From an optimization exercise on the open Yosys and OpenROAD flow, aimed at a short achievable clock period and few clock cycles per item; shortcuts taken in it are not production practice. Only simulation tests tie the RTL to the original design; equivalence was not proved. Power figures rest on the tool's default switching activity, not on a simulated workload.

## flow/run.sh

```bash
#!/bin/bash
# synth_recipe.tcl (not shown) runs the flow's synth.tcl, then flattens the netlist and writes it again
# the make line also repeats each setting of config.mk as NAME=value (left out here)
make -C /OpenROAD-flow-scripts/flow DESIGN_CONFIG=/design/flow/config.mk WORK_HOME=/design/flow/orfs CLKGATE_MAP_FILE= SYNTH_SCRIPT=/design/flow/synth_recipe.tcl finish
```

## flow/config.mk

```make
export PLATFORM = sky130hd
export DESIGN_NAME = RISC_CORE
export DESIGN_NICKNAME = RISC_CORE
export VERILOG_FILES = /design/flow/design.v
export SDC_FILE = /design/flow/constraint.sdc
export NUM_CORES = 4
export LEC_CHECK = 0
export CAP_MARGIN = 20
export CORE_MARGIN = 2
export CORE_UTILIZATION = 40
export SLEW_MARGIN = 20
```

## flow/constraint.sdc

```tcl
create_clock -name core_clock -period 6.0 [get_ports {Clk}]
set_input_delay 1.2000 -clock core_clock [delete_from_list [all_inputs] [get_ports {Clk}]]
set_output_delay 1.2000 -clock core_clock [all_outputs]
set_load 0.01 [all_outputs]
```

## flow/design.v

```verilog
module  ALU (
	Reset, Clk,
	Oprnd_A,
	Oprnd_B,
	ALU_OP,
	Latch_Result,
	Latch_Flags,
	Lachd_Result,
	Zro_Flag,
	Neg_Flag,
	Carry_Flag
);
input		Reset, Clk;
input [15:0]	Oprnd_A,	 
		Oprnd_B;	 
input [5:0]	ALU_OP;		 
input		Latch_Result,
		Latch_Flags;
output [15:0]	Lachd_Result;	 
output		Zro_Flag,	 
		Neg_Flag,	 
		Carry_Flag;	 
reg [15:0]	Lachd_Result;
reg		Zro_Flag,
		Neg_Flag,
		Carry_Flag;
reg [15:0]	Op_Result;
reg		ALU_Zro, ALU_Carry, ALU_Neg;
reg [15:0]	Result;
reg [16:0]	SignedResult;
always @ (posedge Clk)
begin
  if (Latch_Result)
    Lachd_Result <= Op_Result;
  if (Reset) begin
    Zro_Flag	<= 1'b0;
    Neg_Flag	<= 1'b0;
    Carry_Flag	<= 1'b0;
  end
  else if (Latch_Flags) begin
    Zro_Flag	<= ALU_Zro;
    Neg_Flag	<= ALU_Neg;
    Carry_Flag	<= ALU_Carry;
  end
end
always @ (Oprnd_A or Oprnd_B or ALU_OP)
begin: Decode
  case (ALU_OP)			 
    6'b000000:
      Result = Oprnd_A + Oprnd_B;
    6'b000001:
      Result = Oprnd_A + Oprnd_B + 1;
    6'b000010, 6'b000111, 6'b010101:
      Result = Oprnd_A;
    6'b000011:
      Result = Oprnd_A + 1;
    6'b000101:
      Result = Oprnd_A - Oprnd_B;
    6'b000100:
      Result = Oprnd_A - Oprnd_B + 1;
    6'b000110:
      Result = Oprnd_A - 1;
    6'b010000:
      Result = 16'b0000000000000000;
    6'b010001:
      Result = Oprnd_A & Oprnd_B;
    6'b010010:
      Result = ~Oprnd_A & Oprnd_B;
    6'b010011:
      Result = Oprnd_B;
    6'b011000:
      Result = ~Oprnd_A & ~Oprnd_B;
    6'b011001:
      Result = ~(Oprnd_A ^ Oprnd_B);
    6'b011010:
      Result = ~Oprnd_A;
    6'b011011:
      Result = ~Oprnd_A | Oprnd_B;
    6'b010100:
      Result = Oprnd_A & ~Oprnd_B;
    6'b010110:
      Result = Oprnd_A ^ Oprnd_B;
    6'b010111:
      Result = Oprnd_A | Oprnd_B;
    6'b011100:
      Result = ~Oprnd_B;
    6'b011101:
      Result = Oprnd_A | ~Oprnd_B;
    6'b011110:
      Result = ~(Oprnd_A & Oprnd_B);
    6'b011111:
      Result = 16'b1111111111111111;
    default:
      Result = 16'b0000000000000000;
  endcase
  if (Result == 16'b0000000000000000)
    ALU_Zro = 1'b1;
  else
    ALU_Zro = 1'b0;
  if (Result[15])
    ALU_Neg = 1'b1;
  else
    ALU_Neg = 1'b0;
  ALU_Carry = 1'b0;
  Op_Result = Result;
end
endmodule
module CONTROL (
	Clk,
	Reset,
	Crnt_Instrn,
	Current_State,
	Neg_Flag,
	Carry_Flag,
	Zro_Flag,
	Latch_Instr,
	Rd_Oprnd_A,
	Rd_Oprnd_B,
	Latch_Flags,
	Latch_Result,
	Write_RegC,
	UseData_Imm_Or_RegB, 
	UseData_Imm_Or_ALU,
	Reset_AluRegs,
	EndOfInstrn,
	PushEnbl,
	PopEnbl,
	OUT_VALID
);
input		Clk,		 
                Reset;		 
input [31:0]	Crnt_Instrn;	 
input [2:0]	Current_State;
input		Neg_Flag,
		Carry_Flag,
		Zro_Flag;
output		Latch_Instr,		 
		Rd_Oprnd_A,		 
		Rd_Oprnd_B,		 
		Latch_Flags,		 
		Latch_Result,		 
		Write_RegC,		 
		UseData_Imm_Or_RegB, 
		UseData_Imm_Or_ALU,	 
		Reset_AluRegs,    
		EndOfInstrn,		 
		PushEnbl,
		PopEnbl,
		OUT_VALID;		 
reg		Latch_Instr,
		Rd_Oprnd_A,
		Rd_Oprnd_B,
		Latch_Flags,
		Latch_Result,
		Write_RegC,
		UseData_Imm_Or_RegB,
		UseData_Imm_Or_ALU,
		Reset_AluRegs,    
		EndOfInstrn,
		PushEnbl,
		PopEnbl,
		OUT_VALID;
reg Data_Imm_Or_ALU, Data_Imm_Or_RegB;
reg Take_Branch;
reg Neg, Carry, Zro, Jmp;
always @ (Crnt_Instrn or Neg_Flag or Carry_Flag or Zro_Flag)
begin 
  if (Crnt_Instrn[25])
  begin
	Neg	= ~Neg_Flag;
	Carry	= ~Carry_Flag;
	Zro	= ~Zro_Flag;
	Jmp	= 1'b0;
  end
  else 
  begin
	Neg	= Neg_Flag;
	Carry	= Carry_Flag;
	Zro	= Zro_Flag;
	Jmp	= 1'b1;
  end
  if (Crnt_Instrn[23:16] == 8'b00000000)
	Take_Branch = Neg;
  else if (Crnt_Instrn[23:16] == 8'b00000001)
	Take_Branch = Zro;
  else if (Crnt_Instrn[23:16] == 8'b00111111)
	Take_Branch = Jmp;
  else Take_Branch = 1'b0;
end
always @ (Reset or Current_State or Crnt_Instrn or Take_Branch)
begin
  case (Current_State)
    3'b000: begin
      PushEnbl		= 1'b0;
      PopEnbl		= 1'b0;
      Latch_Flags	= 1'b0;
      Latch_Result	= 1'b0;
      Rd_Oprnd_A	= 1'b0;
      Rd_Oprnd_B	= 1'b0;
      Data_Imm_Or_RegB	= 1'b0;
      Data_Imm_Or_ALU	= 1'b0;
      Latch_Instr	= 1'b0;
      Reset_AluRegs	= 1'b0;
      Write_RegC	= 1'b0;
      OUT_VALID		= 1'b0;
    end
    3'b001: begin 
      Data_Imm_Or_RegB  = 1'b0;
      Data_Imm_Or_ALU   = 1'b0;
      Latch_Instr       = 1'b1;
      Reset_AluRegs     = 1'b1;
      Write_RegC        = 1'b0;
      PushEnbl          = 1'b0;
      PopEnbl           = 1'b0;
      Latch_Flags       = 1'b0;
      Latch_Result      = 1'b0;
      Rd_Oprnd_A        = 1'b0;
      Rd_Oprnd_B        = 1'b0;
      OUT_VALID		= 1'b0;
    end
    3'b010: begin
      Latch_Instr       = 1'b0;
      Reset_AluRegs     = 1'b0;
      PushEnbl          = 1'b0;
      PopEnbl           = 1'b0;
      Latch_Flags       = 1'b0;
      Latch_Result      = 1'b0;
      Write_RegC        = 1'b0;
      OUT_VALID		= 1'b0;
      case (Crnt_Instrn[31:30])
        2'b00: begin		 
          Data_Imm_Or_RegB	= 1'b0;
          Data_Imm_Or_ALU	= 1'b0;
          Rd_Oprnd_A		= 1'b0;
          Rd_Oprnd_B		= 1'b0;
        end
        2'b01: begin		 
          Data_Imm_Or_RegB	= 1'b0;
          Data_Imm_Or_ALU	= 1'b0;
          Rd_Oprnd_A		= 1'b1;
          Rd_Oprnd_B		= 1'b1;
        end
        2'b10: begin		 
          Data_Imm_Or_RegB	= 1'b1;
          Data_Imm_Or_ALU	= 1'b0;
          Rd_Oprnd_A		= 1'b1;
          Rd_Oprnd_B		= 1'b1;
        end
        2'b11: begin		 
          Data_Imm_Or_RegB	= 1'b0;
          Data_Imm_Or_ALU	= 1'b1;
          Rd_Oprnd_A		= 1'b0;
          Rd_Oprnd_B		= 1'b1;
        end
        default: begin
          Data_Imm_Or_RegB	= 1'b0;
          Data_Imm_Or_ALU	= 1'b0;
          Rd_Oprnd_A		= 1'b0;
          Rd_Oprnd_B		= 1'b0;
        end
      endcase
      if ( Crnt_Instrn[31:30] == 2'b00 & Crnt_Instrn[24] == 1'b1)
        Rd_Oprnd_A	= 1'b1;
    end 
    3'b011: begin
	Rd_Oprnd_A       = 1'b0;
	Rd_Oprnd_B       = 1'b0;
	Latch_Instr      = 1'b0;
	Reset_AluRegs    = 1'b0;
	Write_RegC       = 1'b0;
	case (Crnt_Instrn[31:30])
          2'b00: begin	 
            Data_Imm_Or_RegB	= 1'b0;
            Data_Imm_Or_ALU	= 1'b0;
	  end
          2'b01: begin	 
            Data_Imm_Or_RegB	= 1'b0;
            Data_Imm_Or_ALU	= 1'b0;
	  end
          2'b10: begin	 
            Data_Imm_Or_RegB	= 1'b1;
            Data_Imm_Or_ALU	= 1'b0;
	  end
          2'b11: begin	 
            Data_Imm_Or_RegB	= 1'b0;
            Data_Imm_Or_ALU	= 1'b1;
	  end
          default: begin
            Data_Imm_Or_RegB	= 1'b0;
            Data_Imm_Or_ALU	= 1'b0;
	  end
        endcase
	if ( Crnt_Instrn[31:30] == 2'b00 & Crnt_Instrn[24] == 1'b1)
          OUT_VALID = 1'b1;
	else
          OUT_VALID = 1'b0;
	if ((Crnt_Instrn[31:30] == 2'b00 & Crnt_Instrn[28] == 1'b1) & Take_Branch)
          PushEnbl = 1'b1;
	else
          PushEnbl = 1'b0;
	if (Crnt_Instrn[31:30] == 2'b00 & Crnt_Instrn[27])
          PopEnbl = 1'b1;
	else
          PopEnbl = 1'b0;
	if (Crnt_Instrn[31:30] == 2'b01 | Crnt_Instrn[31:30] == 2'b10)
          Latch_Flags = 1'b1;
	else
          Latch_Flags = 1'b0;
	if (Crnt_Instrn[31:30] == 2'b01 |
	    Crnt_Instrn[31:30] == 2'b10 |
	    Crnt_Instrn[31:30] == 2'b11)
          Latch_Result = 1'b1;
	else
          Latch_Result = 1'b0;
      end
    3'b100: begin
      Latch_Flags	= 1'b0;
      Latch_Result	= 1'b0;
      PushEnbl		= 1'b0;
      PopEnbl		= 1'b0;
      Rd_Oprnd_A	= 1'b0;
      Rd_Oprnd_B	= 1'b0;
      Latch_Instr	= 1'b0;
      Reset_AluRegs	= 1'b0;
      OUT_VALID		= 1'b0;
	if (Crnt_Instrn[31:30] != 2'b00)
          Write_RegC = 1'b1;
	else
          Write_RegC = 1'b0;
	case (Crnt_Instrn[31:30])
	  2'b00: begin	 
	    Data_Imm_Or_RegB	= 1'b0;
	    Data_Imm_Or_ALU	= 1'b0;
	  end
	  2'b01: begin	 
	    Data_Imm_Or_RegB	= 1'b0;
	    Data_Imm_Or_ALU	= 1'b0;
	  end
	  2'b10: begin	 
	    Data_Imm_Or_RegB	= 1'b1;
	    Data_Imm_Or_ALU	= 1'b0;
	  end
	  2'b11: begin	 
	    Data_Imm_Or_RegB	= 1'b0;
	    Data_Imm_Or_ALU	= 1'b1;
	  end
	  default: begin
	    Data_Imm_Or_RegB	= 1'b0;
	    Data_Imm_Or_ALU	= 1'b0;
	  end
        endcase
    end
    default: begin
      Data_Imm_Or_ALU	= 1'b0;
      Data_Imm_Or_RegB	= 1'b0;
      Latch_Flags	= 1'b0;
      Latch_Instr	= 1'b0;
      Latch_Result	= 1'b0;
      OUT_VALID		= 1'b0;
      PopEnbl		= 1'b0;
      PushEnbl		= 1'b0;
      Rd_Oprnd_A	= 1'b0;
      Rd_Oprnd_B	= 1'b0;
      Reset_AluRegs	= 1'b0;
      Write_RegC	= 1'b0;
    end
  endcase
end
always @ (posedge Clk)
begin
  if (Reset) begin
    UseData_Imm_Or_RegB	<= 1'b0;
    UseData_Imm_Or_ALU  <= 1'b0;
  end
  else begin
    UseData_Imm_Or_RegB <= Data_Imm_Or_RegB;
    UseData_Imm_Or_ALU  <= Data_Imm_Or_ALU;
  end
end
always @ (posedge Clk)
begin
  if (Current_State == 3'b100)
    EndOfInstrn <= 1'b1;
  else
    EndOfInstrn <= 1'b0;
end
endmodule
module  DATA_PATH ( 
	Clk,
	Reset,
	Reset_AluRegs,
	Rd_Oprnd_A,
	Rd_Oprnd_B,
	UseData_Imm_Or_RegB,
	UseData_Imm_Or_ALU,
	Latch_Flags,
	ALU_Zro,
	ALU_Neg,
	ALU_Carry,
	PSW_Zro,
	PSW_Neg,
	PSW_Carry,
	Crnt_Instrn,
	RegPort_A,
	RegPort_B,
	Op_Result,
	Zro_Flag,
	Neg_Flag,
	Carry_Flag,
	Addr_A,
	Oprnd_A,
	Oprnd_B,
	RegPort_C
);
input		Clk,			 
		Reset,			 
		Reset_AluRegs,		 
		Rd_Oprnd_A,		 
		Rd_Oprnd_B,		 
		UseData_Imm_Or_RegB,	 
		UseData_Imm_Or_ALU,	 
		Latch_Flags,		 
		ALU_Zro,		 
		ALU_Neg,		 
		ALU_Carry,		 
		PSW_Zro,		 
		PSW_Neg,		 
		PSW_Carry;		 
input [31:0]	Crnt_Instrn;		 
input [15:0]	RegPort_A,		 
		RegPort_B,		 
		Op_Result;		 
output		Zro_Flag,		 
		Neg_Flag,		 
		Carry_Flag;		 
output [6:0]	Addr_A;			 
output [15:0]	Oprnd_A,		 
		Oprnd_B,		 
		RegPort_C;		 
reg		Zro_Flag,
		Neg_Flag,
		Carry_Flag;
reg [6:0]	Addr_A;
reg [15:0]	Oprnd_A,
		Oprnd_B,
		RegPort_C;
reg	PSWL_Zro, PSWL_Carry, PSWL_Neg;
always @ (posedge Clk)
begin
	if (Reset_AluRegs)
            Oprnd_A <= 16'b0000000000000000;
        else if (Rd_Oprnd_A)
            Oprnd_A <= RegPort_A;
        if (Reset_AluRegs)
            Oprnd_B <= 16'b0000000000000000;
        else if (Rd_Oprnd_B) begin
            if (Crnt_Instrn[31:30] == 2'b10)
                Oprnd_B <= {8'b00000000, Crnt_Instrn[7:0]};
            else
                Oprnd_B <= RegPort_B;
	end
        if (Reset) begin
            PSWL_Zro <= 1'b0;
            PSWL_Neg <= 1'b0;
            PSWL_Carry <= 1'b0;
	end
        else if (Latch_Flags) begin
	    PSWL_Zro <= PSW_Zro;
            PSWL_Neg <= PSW_Neg;
	    PSWL_Carry <= PSW_Carry;
        end
end
always @ (Crnt_Instrn or Op_Result or UseData_Imm_Or_ALU)
begin
       if (UseData_Imm_Or_ALU)
           RegPort_C = Crnt_Instrn[15:0];
       else
           RegPort_C = Op_Result;
end
always @ (Crnt_Instrn or PSWL_Zro or PSWL_Neg or PSWL_Carry or ALU_Zro or ALU_Neg or ALU_Carry)
begin
        if (Crnt_Instrn[31:24] == 8'b00001000) begin
            Zro_Flag   = PSWL_Zro;
            Neg_Flag   = PSWL_Neg;
            Carry_Flag = PSWL_Carry;
	end
        else begin
            Zro_Flag   = ALU_Zro;
            Neg_Flag   = ALU_Neg;
            Carry_Flag = ALU_Carry;
        end
end
always @ (Crnt_Instrn)
begin
       if (Crnt_Instrn[31:30] == 2'b00 & Crnt_Instrn[24] == 1'b1)
          Addr_A = Crnt_Instrn[6:0];
       else
          Addr_A = Crnt_Instrn[14:8];
end
endmodule
module INSTRN_LAT (
	Clk,
	Instrn,
	Latch_Instr,
	Crnt_Instrn_1,
	Crnt_Instrn_2
);
input		Clk;		 
input [31:0]	Instrn;		 
input		Latch_Instr;	 
output [31:0]	Crnt_Instrn_1;
output [31:0]	Crnt_Instrn_2;	 
reg [31:0]	Crnt_Instrn_1;
reg [31:0]	Crnt_Instrn_2;
always @ (posedge Clk)
begin
  if (Latch_Instr) begin
    Crnt_Instrn_1 <= Instrn;
    Crnt_Instrn_2 <= Instrn;
  end
end
endmodule
module  PRGRM_CNT (
	Reset,
	Clk,
	Incrmnt_PC,
	Ld_Brnch_Addr,
	Ld_Rtn_Addr,
	Imm_Addr,
	Return_Addr,
	PC
);
input		Reset,		 
		Clk,		 
		Incrmnt_PC,	 
		Ld_Brnch_Addr,	 
		Ld_Rtn_Addr;	 
input [7:0]	Imm_Addr,	 
		Return_Addr;	 
output [7:0]	PC;		 
reg [7:0] PCint;
always @ (posedge Clk)
begin
  if (Reset)
    PCint <= 8'b00000000;
  else if (Incrmnt_PC)		 
    PCint <= PCint + 1;
  else if (Ld_Rtn_Addr)		 
    PCint <= Return_Addr;
  else if (Ld_Brnch_Addr)	 
    PCint <= Imm_Addr;
end
assign PC = PCint;
endmodule
module PRGRM_DECODE (
	Zro_Flag,
	Carry_Flag,
	Neg_Flag,
	CurrentState,
	Crnt_Instrn,
	Incrmnt_PC,
	Ld_Brnch_Addr,
	Ld_Rtn_Addr
);
input			Zro_Flag,	 
			Carry_Flag,	 
			Neg_Flag;	 
input [2:0]	CurrentState;	 
input [31:0]		Crnt_Instrn;	 
output			Incrmnt_PC,	 
			Ld_Brnch_Addr,	 
			Ld_Rtn_Addr;	 
reg	Incrmnt_PC;
reg	Brnch_Addr, Rtn_Addr, Take_Branch;
reg	Neg, Carry, Zro, Jmp;
always @ (Take_Branch or CurrentState or Crnt_Instrn or 
          Zro_Flag or Carry_Flag or Neg_Flag or Brnch_Addr or Rtn_Addr)
begin
  if (Crnt_Instrn[25])
  begin
    Neg		= ~Neg_Flag;
    Carry	= ~Carry_Flag;
    Zro		= ~Zro_Flag;
    Jmp		= 1'b0;
  end
  else
  begin
    Neg		= Neg_Flag;
    Carry	= Carry_Flag;
    Zro		= Zro_Flag;
    Jmp		= 1'b1;
  end
  if (Crnt_Instrn[23:16] == 8'b00000000)
    Take_Branch = Neg;
  else if (Crnt_Instrn[23:16] == 8'b00000001)
    Take_Branch = Zro;
  else if (Crnt_Instrn[23:16] == 8'b00000010)
    Take_Branch = Carry;
  else if (Crnt_Instrn[23:16] == 8'b00111111)
    Take_Branch = Jmp;
  else Take_Branch = 1'b0;
  case (CurrentState)
    3'b100: begin
      if (Crnt_Instrn[31:30] == 2'b00)  
      begin
        if ((Crnt_Instrn[29] | Crnt_Instrn[28]) & Take_Branch)
           Brnch_Addr	= 1'b1;
	else
           Brnch_Addr	= 1'b0;
        if (Crnt_Instrn[27])	 
           Rtn_Addr	= 1'b1;
	else
           Rtn_Addr	= 1'b0;
      end
      else
      begin
        Brnch_Addr	= 1'b0;
        Rtn_Addr	= 1'b0;
      end
      if (Rtn_Addr | Brnch_Addr)
         Incrmnt_PC	= 1'b0;
      else
         Incrmnt_PC	= 1'b1;
    end
    default: begin
      Incrmnt_PC	= 1'b0;	
      Brnch_Addr	= 1'b0;
      Rtn_Addr		= 1'b0;
    end
  endcase
end
assign Ld_Brnch_Addr	= Brnch_Addr;
assign Ld_Rtn_Addr	= Rtn_Addr;
endmodule
module PRGRM_FSM (
	Clk,		 
	Reset,		 
	CurrentState	 
);
input			Clk;		 
input			Reset;		 
output	[2:0]	CurrentState;	 
reg [2:0]		Current_State, Next_State;
always @ (Reset or Current_State)
begin
  case (Current_State)		 
    3'b000: 
	Next_State	= 3'b001;
    3'b001:
	Next_State	= 3'b010;
    3'b010:
	Next_State	= 3'b011;
    3'b011:
	Next_State	= 3'b100;
    3'b100:
	Next_State	= 3'b001;
    default:
        Next_State	= 3'b000;
  endcase
end
always @ (posedge Clk)
begin
  if (Reset)
    Current_State       <= 3'b000;
  else
    Current_State       <= Next_State;
end
assign CurrentState = Current_State;
endmodule
module PRGRM_CNT_TOP (
	Clk,
	Reset,
	Crnt_Instrn,
	Zro_Flag,
	Carry_Flag,
	Neg_Flag,
	Return_Addr,
	Current_State,
	PC
);
input			Clk;
input			Reset;
input [31:0]		Crnt_Instrn;	 
input			Zro_Flag,	 
			Carry_Flag,
			Neg_Flag;
input [7:0]		Return_Addr;
output	[2:0]	Current_State;	 
output	[7:0]		PC;
wire  			Incrmnt_PC, Ld_Brnch_Addr, Ld_Rtn_Addr;
wire [2:0] 	CurrentState; 
PRGRM_FSM I_PRGRM_FSM (
	.Clk		(Clk),
	.Reset		(Reset),
	.CurrentState 	(CurrentState)
);
PRGRM_DECODE I_PRGRM_DECODE (
	.Zro_Flag	(Zro_Flag),
	.Carry_Flag	(Carry_Flag),
	.Neg_Flag	(Neg_Flag),
	.CurrentState	(CurrentState),
	.Crnt_Instrn	(Crnt_Instrn),
	.Incrmnt_PC	(Incrmnt_PC),
	.Ld_Brnch_Addr	(Ld_Brnch_Addr),
	.Ld_Rtn_Addr	(Ld_Rtn_Addr)
);
PRGRM_CNT I_PRGRM_CNT (
	.Reset		(Reset),
	.Clk		(Clk),
	.Incrmnt_PC	(Incrmnt_PC),
	.Ld_Brnch_Addr	(Ld_Brnch_Addr),
	.Ld_Rtn_Addr	(Ld_Rtn_Addr),
	.Imm_Addr	(Crnt_Instrn[7:0]),
	.Return_Addr	(Return_Addr),
	.PC		(PC)
);
assign Current_State = CurrentState;
endmodule
module REG_FILE (
	Reset,
	Clk,
	Addr_A,
	Addr_B,
	Addr_C,
	RegPort_C,
	Write_RegC,
	RegPort_A,
	RegPort_B,
	I_REG_FILE_on,
       	enable_signal
);
input		Reset,		 
		Clk;		 
input [6:0]	Addr_A,		 
		Addr_B,		 
		Addr_C;		 
input [15:0]	RegPort_C;	 
input		Write_RegC;
input 		I_REG_FILE_on;
input		enable_signal;
output [15:0]	RegPort_A,	 
		RegPort_B;	 
reg [15:0] Reg_Array [3:0];
integer i;
always @ (posedge Clk)
begin
  for (i = 3; i >= 0; i = i - 1)
    if (Reset)
      Reg_Array[i] <= 16'b0000000000000000;
  if (Write_RegC)
      Reg_Array[Addr_C] <= RegPort_C;
end
assign  RegPort_A = Reg_Array[Addr_A];
assign  RegPort_B = Reg_Array[Addr_B];
endmodule
module  STACK_FSM ( 
	Reset,
	Clk,
	PushEnbl,
	PopEnbl,
	TOS,
	STACK_FULL
);
input		Reset,		 
		Clk,		 
		PushEnbl,	 
		PopEnbl;	 
output [0:2]	TOS;		 
output		STACK_FULL;	 
reg		STACK_FULL;
reg [1:0]	Crnt_Stack, Next_Stack;
reg [0:2]		 Next_TOS, TOS_int;
always @ (Crnt_Stack or TOS_int or PushEnbl or PopEnbl)
begin
  if (PushEnbl & PopEnbl) begin
    Next_Stack	= 2'b10;
    Next_TOS	= 3'b000;
  end
  else
    case (Crnt_Stack)
      2'b00: begin
	if (PushEnbl) begin  
	  Next_Stack	= 2'b01;
	  Next_TOS	= 3'b001;
	end
	else if (PopEnbl) begin
	  Next_Stack	= 2'b10;
	  Next_TOS	= 3'b000;
	end
	else begin
	  Next_Stack	= 2'b00;
	  Next_TOS	= 3'b000;
	end
      end
      2'b01: begin
	if (PushEnbl) begin
	  if (TOS_int == 3'b111) begin
	    Next_Stack	= 2'b11;
	    Next_TOS	= 3'b111;
	  end
	  else begin
	    Next_Stack	= 2'b01;
	    Next_TOS	= TOS_int + 1;
	  end 
	end
	else if (PopEnbl) begin
	  if (TOS_int == 3'b001) begin
	    Next_Stack	= 2'b00;
	    Next_TOS	= 3'b000;
	  end
	  else begin
	    Next_Stack	= 2'b01;
	    Next_TOS	= TOS_int - 1;
	  end
	end
	else begin
	  Next_Stack	= 2'b01;
	  Next_TOS	= TOS_int;
	end
      end
      2'b11: begin
	if (PushEnbl) begin
	  Next_Stack	= 2'b10;
	  Next_TOS	= 3'b111;
	end
	else if (PopEnbl) begin
	  Next_Stack	= 2'b01;
	  Next_TOS	= 3'b111;
	end
	else begin
	  Next_Stack	= 2'b11;
	  Next_TOS	= 3'b111;
	end 
      end
      2'b10: begin
	 Next_Stack	= 2'b10 ;
	 Next_TOS	= 3'b111;
      end
    endcase
end
always @ (posedge Clk)
begin
  if (Reset) begin
    Crnt_Stack	<= 2'b00;
    TOS_int	<= 3'b000;
  end
  else begin
    Crnt_Stack	<= Next_Stack;
    TOS_int	<= Next_TOS;
    if (Crnt_Stack == 2'b11 & TOS_int == 3'b111)
      STACK_FULL <= 1'b1;
    else
      STACK_FULL <= 1'b0; 
  end
end
assign TOS = TOS_int;
endmodule
module STACK_MEM ( 
	Reset,
	Clk,
	PushEnbl,
	PopEnbl,
	Stack_Full,
	TOS,
	PushDataIn,
	PopDataOut
);
input		Reset,		 
		Clk,		 
		PushEnbl,	 
		PopEnbl,	 
		Stack_Full;	 
input [0:2]	TOS;
input [3:0]	PushDataIn;	 
output [3:0]	PopDataOut;	 
reg [3:0]	PopDataOut;
reg [3:0]	Stack_Mem [0:7];
reg [0:2]	Pop_Address;
always @ (Stack_Full or TOS)
begin
  if (Stack_Full)
    Pop_Address = TOS;
  else
    Pop_Address = TOS - 1;
end
always @ (posedge Clk)
begin
  if (PushEnbl)
    Stack_Mem[TOS] <= PushDataIn;
end
always @ (posedge Clk)
begin
  if (Reset)
    PopDataOut <= 4'b0000;
  else if (PopEnbl)
    PopDataOut <= Stack_Mem[Pop_Address];
end
endmodule
module STACK_TOP ( 
	Reset,
	Clk,
	PushEnbl,
	PopEnbl,
	PushDataIn,
	PopDataOut,
	STACK_FULL,
	I_STACK_TOP_on,
	enable_signal
);
input		Reset,		 
		Clk,		 
		PushEnbl,	 
		PopEnbl;	 
input [11:0]	PushDataIn;	 
input		I_STACK_TOP_on;
input		enable_signal;
output [11:0]	PopDataOut;	 
output		STACK_FULL;	 
wire [0:2]	TOS;
wire		STACK_FULL_int;
STACK_FSM I_STACK_FSM (
	.Reset		(Reset),
	.Clk		(Clk),
	.PushEnbl	(PushEnbl),
	.PopEnbl	(PopEnbl),
	.TOS		(TOS),
	.STACK_FULL	(STACK_FULL_int)
);
STACK_MEM I1_STACK_MEM (
	.Reset		(Reset),
	.Clk		(Clk),
	.PushEnbl	(PushEnbl),
	.PopEnbl	(PopEnbl),
	.Stack_Full 	(STACK_FULL_int),
	.TOS		(TOS),
	.PushDataIn	(PushDataIn[3:0]),
	.PopDataOut	(PopDataOut[3:0])
);
STACK_MEM I2_STACK_MEM (
	.Reset		(Reset),
	.Clk		(Clk),
	.PushEnbl	(PushEnbl),
	.PopEnbl	(PopEnbl),
	.Stack_Full 	(STACK_FULL_int),
	.TOS		(TOS),
	.PushDataIn	(PushDataIn[7:4]),
	.PopDataOut	(PopDataOut[7:4])
);
STACK_MEM I3_STACK_MEM (
	.Reset		(Reset),
	.Clk		(Clk),
	.PushEnbl	(PushEnbl),
	.PopEnbl	(PopEnbl),
	.Stack_Full 	(STACK_FULL_int),
	.TOS		(TOS),
	.PushDataIn	(PushDataIn[11:8]),
	.PopDataOut	(PopDataOut[11:8])
);
assign STACK_FULL = STACK_FULL_int;
endmodule
module RISC_CORE (
	Clk,
	Reset,
	Instrn,
	Xecutng_Instrn,
	EndOfInstrn,
	PSW,
	Rd_Instr,
	RESULT_DATA,
	OUT_VALID,
	STACK_FULL,
        I_STACK_TOP_on,
 	I_REG_FILE_on,
 	enable_signal2,
	enable_signal3
);
input		Clk;
input		Reset;
input	[31:0]	Instrn;
input	 I_STACK_TOP_on;
input	 I_REG_FILE_on;
input    enable_signal2;
input    enable_signal3;
output	[31:0]	Xecutng_Instrn;
output		EndOfInstrn;
output	[10:0]	PSW;
output		Rd_Instr;
output	[15:0]	RESULT_DATA;
output		OUT_VALID;
output		STACK_FULL;
wire	[15:0]	Oprnd_A, Oprnd_B, Op_Result, RegPort_A, RegPort_B, RegPort_C;
wire	[6:0]	Addr_A, Addr_B, Addr_C;
wire	[5:0]	ALU_OP;
wire	ALU_Zro, ALU_Neg, ALU_Carry, Zro_Flag, Neg_Flag, Carry_Flag,
           PSW_Zro, PushEnbl, PopEnbl, PSW_Neg, PSW_Carry, 
           Write_RegC, Rd_Oprnd_A, Rd_Oprnd_B, Latch_Instr, Latch_Flags,
           Latch_Result, UseData_Imm_Or_RegB, UseData_Imm_Or_ALU, 
           Reset_AluRegs;
wire	[2:0]	Current_State;
wire	[31:0]	Crnt_Instrn_1, Crnt_Instrn_2;
wire	[11:0]	PushDataIn, PopDataOut;
wire	[7:0]	Return_Addr, Imm_Addr;
wire	[7:0]	PC;
wire	 I_STACK_TOP_on;
wire	 I_REG_FILE_on;
assign PushDataIn 	=  {1'b0, Zro_Flag, Neg_Flag, Carry_Flag, PC + 8'd1};
assign Return_Addr 	=  PopDataOut[7:0];
assign PSW_Zro 		=  PopDataOut[10];
assign PSW_Neg 		=  PopDataOut[9];
assign PSW_Carry 	=  PopDataOut[8];
assign ALU_OP 		=  Crnt_Instrn_1[29:24];
assign Addr_B 		=  Crnt_Instrn_1[6:0];
assign Addr_C 		=  Crnt_Instrn_1[22:16];
assign PSW 		=  {PC, Zro_Flag, Neg_Flag, Carry_Flag};
assign Rd_Instr 	=  Latch_Instr;
assign Xecutng_Instrn 	=  Crnt_Instrn_1;
assign RESULT_DATA 	=  RegPort_A; 
ALU I_ALU (
	.Reset		(Reset),
	.Clk		(Clk),
	.Oprnd_A	(Oprnd_A),
	.Oprnd_B	(Oprnd_B),
	.ALU_OP		(ALU_OP),
	.Latch_Result	(Latch_Result),
	.Latch_Flags	(Latch_Flags),
	.Lachd_Result	(Op_Result),
	.Zro_Flag	(ALU_Zro),
	.Neg_Flag	(ALU_Neg),
	.Carry_Flag	(ALU_Carry)
 );
CONTROL I_CONTROL (
	.Clk 		(Clk),
	.Reset 		(Reset),
	.Crnt_Instrn 	(Crnt_Instrn_2),
	.Current_State	(Current_State),
	.Neg_Flag	(Neg_Flag),
	.Carry_Flag	(Carry_Flag),
	.Zro_Flag	(Zro_Flag),
	.Latch_Instr 	(Latch_Instr),
	.Rd_Oprnd_A 	(Rd_Oprnd_A),
	.Rd_Oprnd_B 	(Rd_Oprnd_B),
	.Latch_Flags 	(Latch_Flags), 
	.Latch_Result 	(Latch_Result),
	.Write_RegC 	(Write_RegC),
	.UseData_Imm_Or_RegB 	(UseData_Imm_Or_RegB),
	.UseData_Imm_Or_ALU 	(UseData_Imm_Or_ALU),
	.Reset_AluRegs	(Reset_AluRegs),
	.EndOfInstrn 	(EndOfInstrn),
	.PushEnbl 	(PushEnbl),
	.PopEnbl 	(PopEnbl),
	.OUT_VALID 	(OUT_VALID)
);
DATA_PATH I_DATA_PATH (
	.Clk 		(Clk),
	.Reset 		(Reset),
	.Reset_AluRegs 	(Reset_AluRegs),
	.Rd_Oprnd_A 	(Rd_Oprnd_A),
	.Rd_Oprnd_B 	(Rd_Oprnd_B),
	.UseData_Imm_Or_RegB 	(UseData_Imm_Or_RegB),
	.UseData_Imm_Or_ALU 	(UseData_Imm_Or_ALU),
	.Latch_Flags 	(Latch_Flags),
	.ALU_Zro 	(ALU_Zro),
	.ALU_Neg 	(ALU_Neg),
	.ALU_Carry 	(ALU_Carry),
	.PSW_Zro 	(PSW_Zro),
	.PSW_Neg 	(PSW_Neg),
	.PSW_Carry 	(PSW_Carry),
	.Crnt_Instrn 	(Crnt_Instrn_2),
	.RegPort_A 	(RegPort_A),
	.RegPort_B 	(RegPort_B),
	.Op_Result 	(Op_Result),
	.Zro_Flag 	(Zro_Flag),
	.Neg_Flag 	(Neg_Flag),
	.Carry_Flag 	(Carry_Flag),
	.Addr_A 	(Addr_A),
	.Oprnd_A 	(Oprnd_A),
	.Oprnd_B 	(Oprnd_B),
	.RegPort_C 	(RegPort_C)
);
INSTRN_LAT I_INSTRN_LAT (
	.Clk 		(Clk),
	.Instrn 	(Instrn),
	.Latch_Instr 	(Latch_Instr),
	.Crnt_Instrn_1	(Crnt_Instrn_1),
	.Crnt_Instrn_2	(Crnt_Instrn_2)
);
PRGRM_CNT_TOP I_PRGRM_CNT_TOP (
	.Clk 		(Clk),
	.Reset 		(Reset),
	.Crnt_Instrn	(Crnt_Instrn_2),
	.Zro_Flag	(Zro_Flag),
	.Carry_Flag	(Carry_Flag),
	.Neg_Flag	(Neg_Flag),
	.Return_Addr 	(Return_Addr),
	.Current_State	(Current_State),
	.PC 		(PC)
);
REG_FILE I_REG_FILE (
	.Reset 		(Reset),
	.Clk 		(Clk),
	.Addr_A 	(Addr_A),
	.Addr_B 	(Addr_B),
	.Addr_C 	(Addr_C),
	.RegPort_C 	(RegPort_C),
	.Write_RegC 	(Write_RegC),
	.RegPort_A 	(RegPort_A),
	.RegPort_B 	(RegPort_B),
	.enable_signal	(enable_signal2)
);
STACK_TOP I_STACK_TOP (
	.Reset 		(Reset),
	.Clk 		(Clk),
	.PushEnbl 	(PushEnbl),
	.PopEnbl 	(PopEnbl),
	.PushDataIn 	(PushDataIn),
	.PopDataOut 	(PopDataOut),
	.STACK_FULL 	(STACK_FULL),
	.enable_signal	 (enable_signal3)
);
endmodule
```

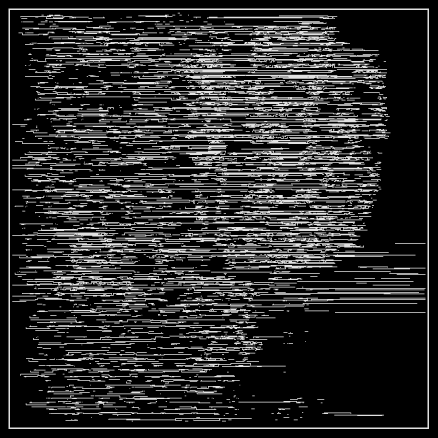
**Above:** met1 routing.
(2 px per um)
The layer carries 24.2 mm of wire. 1645 nets have wire on it.
final wirelength: 52.15 mm
Vias: 13.43k
GRT met1 Usage: 35.48%

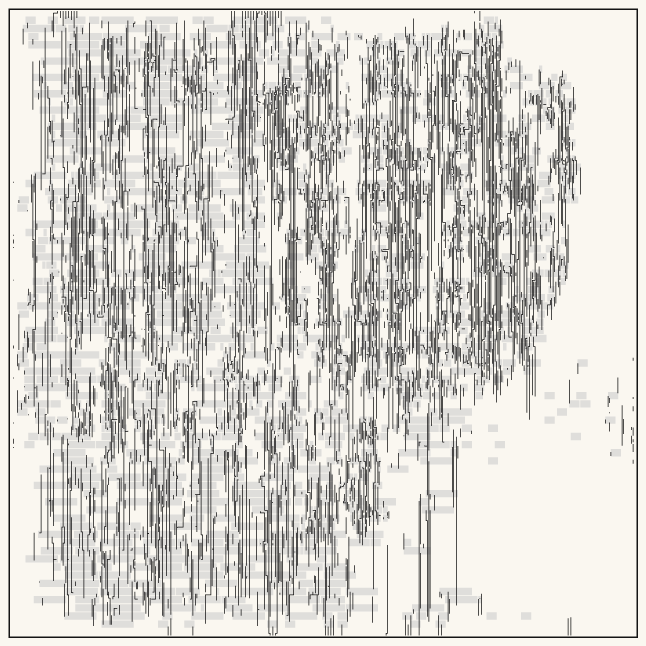
**Above:** the metal 2 layer.
(3 px per um)
The layer carries 22.5 mm of wire. The wires run mostly vertical. 1477 nets have wire on it. The layer holds 43% of the routed length.

==> out/metrics.csv <==
metric,value,unit
CP max stage delay,750,ps
die area,43600,sq um
post-layout util,46.34,%
fin worst setup slack,842.2,ps
DP HPWL,37.60,mm
max-slew violation count,0,
largest net degree at the start of global routing,50,
Inst Count DP,2156,
most common cell in the netlist,edfxtp_1,
CP Data Required Time,6460,ps
CORE AREA,41670,sq um
dominant cell type by area after synthesis,edfxtp_1,
Clock Skew,14.99,ps
Initial Util,40.26,%
largest family of logic cells by synthesized area,compound AO/OA/AOI/OAI gates,
GRT Resource Usage Total,23.65,%
dominant synthesized flop cell,edfxtp_1,
drt pass-1 iters,6,
setup_tns,0,ps
Peak VDD IR,0.2459,mV
Clk pwr share,32.2,%
Non-Filler Instances,2206,
Clock Path Buffers,3,
H-tree levels,1,
worst-path cell chain,nor4b_1 -> nand2_1 -> nor2_1 -> a211oi_1 -> fa_1 -> a211oi_1 -> o21ai_0 -> nor4bb_1 -> o311ai_0 -> a21oi_1 -> o21ai_0 -> nand4_1 -> or4_1 -> o31ai_2,
WL/cell,23.64,um
Hold EP,I_DATA_PATH.PSWL_Carry$_SDFFE_PP0P_,
max-cap violations,0,
hold buffers post-CTS,0,
Hold Crit Start,I_STACK_TOP.I3_STACK_MEM.PopDataOut[0]$_SDFFE_PP0P_,
crit path time final,5158,ps
Die Y-Extent,208.8,um
layout cells sized above 1,11.88,%
R2R cell count,14,
total CTS buffers,27,
cell internal pwr,3.869,mW
Critical R2R Launch,I_INSTRN_LAT.Crnt_Instrn_1[26]$_DFFE_PP_,
fin crit share,85.96,%
WS Path Type,reg2reg,
clock-pin slew on the worst setup and hold paths,70,ps
FF-to-FF setup slack,840,ps
Comb power frac,29.3,%
dpl ws,1042,ps
Post-synth EDFFs,201,
die width,208.8,um
Pleak,7.005,nW
"slowest stage cell, crit path",edfxtp_1,
CP Data Arrival Time,5620,ps
Fin Hold WS,452.9,ps
Synth Area in Compound Gates,15.35,%
multiplexer share of the synthesized area,12.91,%
switching power,1.864,mW
sequential share of the synthesized area,44.09,%
RSZ-0062 raised after global routing,no,
Final Setup Violations,0,
switching power share of the total,32.51,%
initial antenna violation count,0,
Row Count,75,
Sequential Power Share,38.6,%
post-synth cell types,101,
Placer Congestion,0.9941,
Synthesized Nets,1703,
vias in the first global route,12891,
global-route wire length before repair,79.28,mm
antenna fix cells,0,
area share of fa/ha/maj cells after synthesis,6.921,%
Post-CTS Resized,0,
headroom to the max-slew limit,21.55,%
reg-to-reg endpoint,I_ALU.Zro_Flag$_SDFFE_PP0P_,
via density per instance,6.089,
Syn Std Cell Area,16780,sq um
XOR/XNOR Fraction of Synth Area,2.081,%
Layout area overhead,15.09,%
detailed-route DRC error count,0,
post-CTS setup buffers,0,
synth top area cells,"edfxtp_1 (36%), dfxtp_1 (8.1%), mux4_2 (7.2%)",
CTS tree,done,
class of the worst hold path,reg2reg,
Setup crit end kind,flop,
"Avg Cell Area, Syn",10.66,sq um
Port Buf Inserts,96,
later-pin clock latency in the skew report,560,ps
status,finished clean,
Async SR Flop Fraction,0,%
Synth Instances,1574,
Yosys top cell area share,35.98,%
DP Area,18320,sq um
simple-gate portion of the synthesized area,14.39,%
Worst Tran Pin Value,1170,ps
Testbench counts, summed over its fixed seeds: cycles 128,016, instrs 32,000.
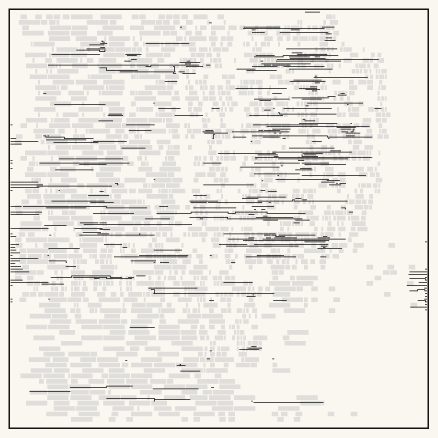
**Above:** metal 3.
(2 px per um)
The wires run mostly horizontal. The layer holds 7.5% of the routed length.

logic make-up (layout without fill, tap and decap cells):
family,count (synthesis),after routing
XOR/XNOR,39,39
buffers and inverters,160,253
AND/OR/NAND/NOR,494,494
adder cells (fa/ha/maj),91,91
multiplexers,146,146
AO/OA/AOI/OAI,375,375
flip-flops,269,269
layer usage:
metal  track usage [%]  routed length, um  vias up
met5                 0                  0        -
met4             6.970               1468        0
met3             3.817               3902       90
met2             35.10              22530      580
met1             35.48              24240     6627
li1                  -                  -     6135
registers in the layout (all words and copies together) (netlist names), 4 cells and up, named ones only:
signal                               cells
I_STACK_TOP.I2_STACK_MEM.PopDataOut      4
I_STACK_TOP.I2_STACK_MEM.Stack_Mem      32
I_STACK_TOP.I3_STACK_MEM.Stack_Mem      24
I_REG_FILE.Reg_Array                    64
I_DATA_PATH.Oprnd_B                     16
I_PRGRM_CNT_TOP.I_PRGRM_CNT.PCint        8
I_INSTRN_LAT.Crnt_Instrn_1              32
I_STACK_TOP.I1_STACK_MEM.PopDataOut      4
I_ALU.Lachd_Result                      16
I_STACK_TOP.I1_STACK_MEM.Stack_Mem      32
I_DATA_PATH.Oprnd_A                     16
area by class of cell:
type | count | area (sq um)
Inverter | 67 | 254.0
Multi-Input combinational cell | 1145 | 8730
Timing Repair Buffer | 136 | 1261
Tap cell | 539 | 674.4
Fill cell | 3913 | 22360
Clock buffer | 34 | 785.8
Sequential cell | 269 | 7397
Clock inverter | 16 | 205.2
how the worst max path moves through the flow:
stage | startpoint | endpoint | depth (start not counted)
2_1_floorplan | I_INSTRN_LAT.Crnt_Instrn_1[29]$_DFFE_PP_ | I_ALU.Zro_Flag$_SDFFE_PP0P_ | 18
3_3_place_gp | I_INSTRN_LAT.Crnt_Instrn_1[26]$_DFFE_PP_ | I_ALU.Zro_Flag$_SDFFE_PP0P_ | 14
3_5_place_dp | I_INSTRN_LAT.Crnt_Instrn_1[26]$_DFFE_PP_ | I_ALU.Zro_Flag$_SDFFE_PP0P_ | 14
4_1_cts | I_INSTRN_LAT.Crnt_Instrn_1[30]$_DFFE_PP_ | RESULT_DATA[7] | 7
5_1_grt | I_INSTRN_LAT.Crnt_Instrn_1[26]$_DFFE_PP_ | I_ALU.Zro_Flag$_SDFFE_PP0P_ | 14
6_report | I_INSTRN_LAT.Crnt_Instrn_1[26]$_DFFE_PP_ | I_ALU.Zro_Flag$_SDFFE_PP0P_ | 14
power by group through the flow:
stage          Sequential [mW]  Clock (mW)  Combinational, mW
5_1_grt                   2.22        1.95               1.83
6_report                  2.21        1.84               1.68
4_1_cts                   2.21        1.88               1.65
3_5_place_dp              2.25           0               1.63
2_1_floorplan             2.18           0               1.18
3_3_place_gp              2.24           0               1.62
critical path: cells and delay by family, from the launching register on:
kind / cells / cell delay [ps]
flip-flops: 1 / 750
AND/OR/NAND/NOR: 6 / 2180
adder cells (fa/ha/maj): 1 / 460
AO/OA/AOI/OAI: 7 / 1670
placed cells by master (no fill, tap or decap), types with 43 or more instances in the layout:
cell               n
edfxtp_1         201
nor2_1           191
nand2_1           97
clkdlybuf4s50_1   96
a21oi_1           88
ha_1              88
mux2i_1           76
dfxtp_1           68
o21ai_0           65
inv_1             64
mux4_2            54
a211oi_1          43

==> re-timing with driven ports <==
The results above use ideal ports. As a check the final layout listed here was re-extracted and re-timed, cells and wires unchanged. Step 1, drivers: a clkbuf_16 drives Clk and a buf_2 each remaining input, both assumed. Step 2, shift: input delay + t, output delay - t, t = (earliest + latest rising clock arrival at the registers) / 2. This alone moves slack from input paths to output paths. a / b / c = ideal / step 1 / step 2; a / b = the first two.
t, ns: 0.605
setup slack, ns: 0.842 / 0.819 / 0.842
hold slack, ns: 0.453 / 0.453 / 0.453
latest minus earliest clock arrival (ns): 0.016 / 0.016
worst register clock-pin slew, ns: 0.07 / 0.07
After both steps setup and hold are still met in this run. For this run, drivers alone change the setup slack by -0.023 ns; drivers and shift together by 0.000 ns.
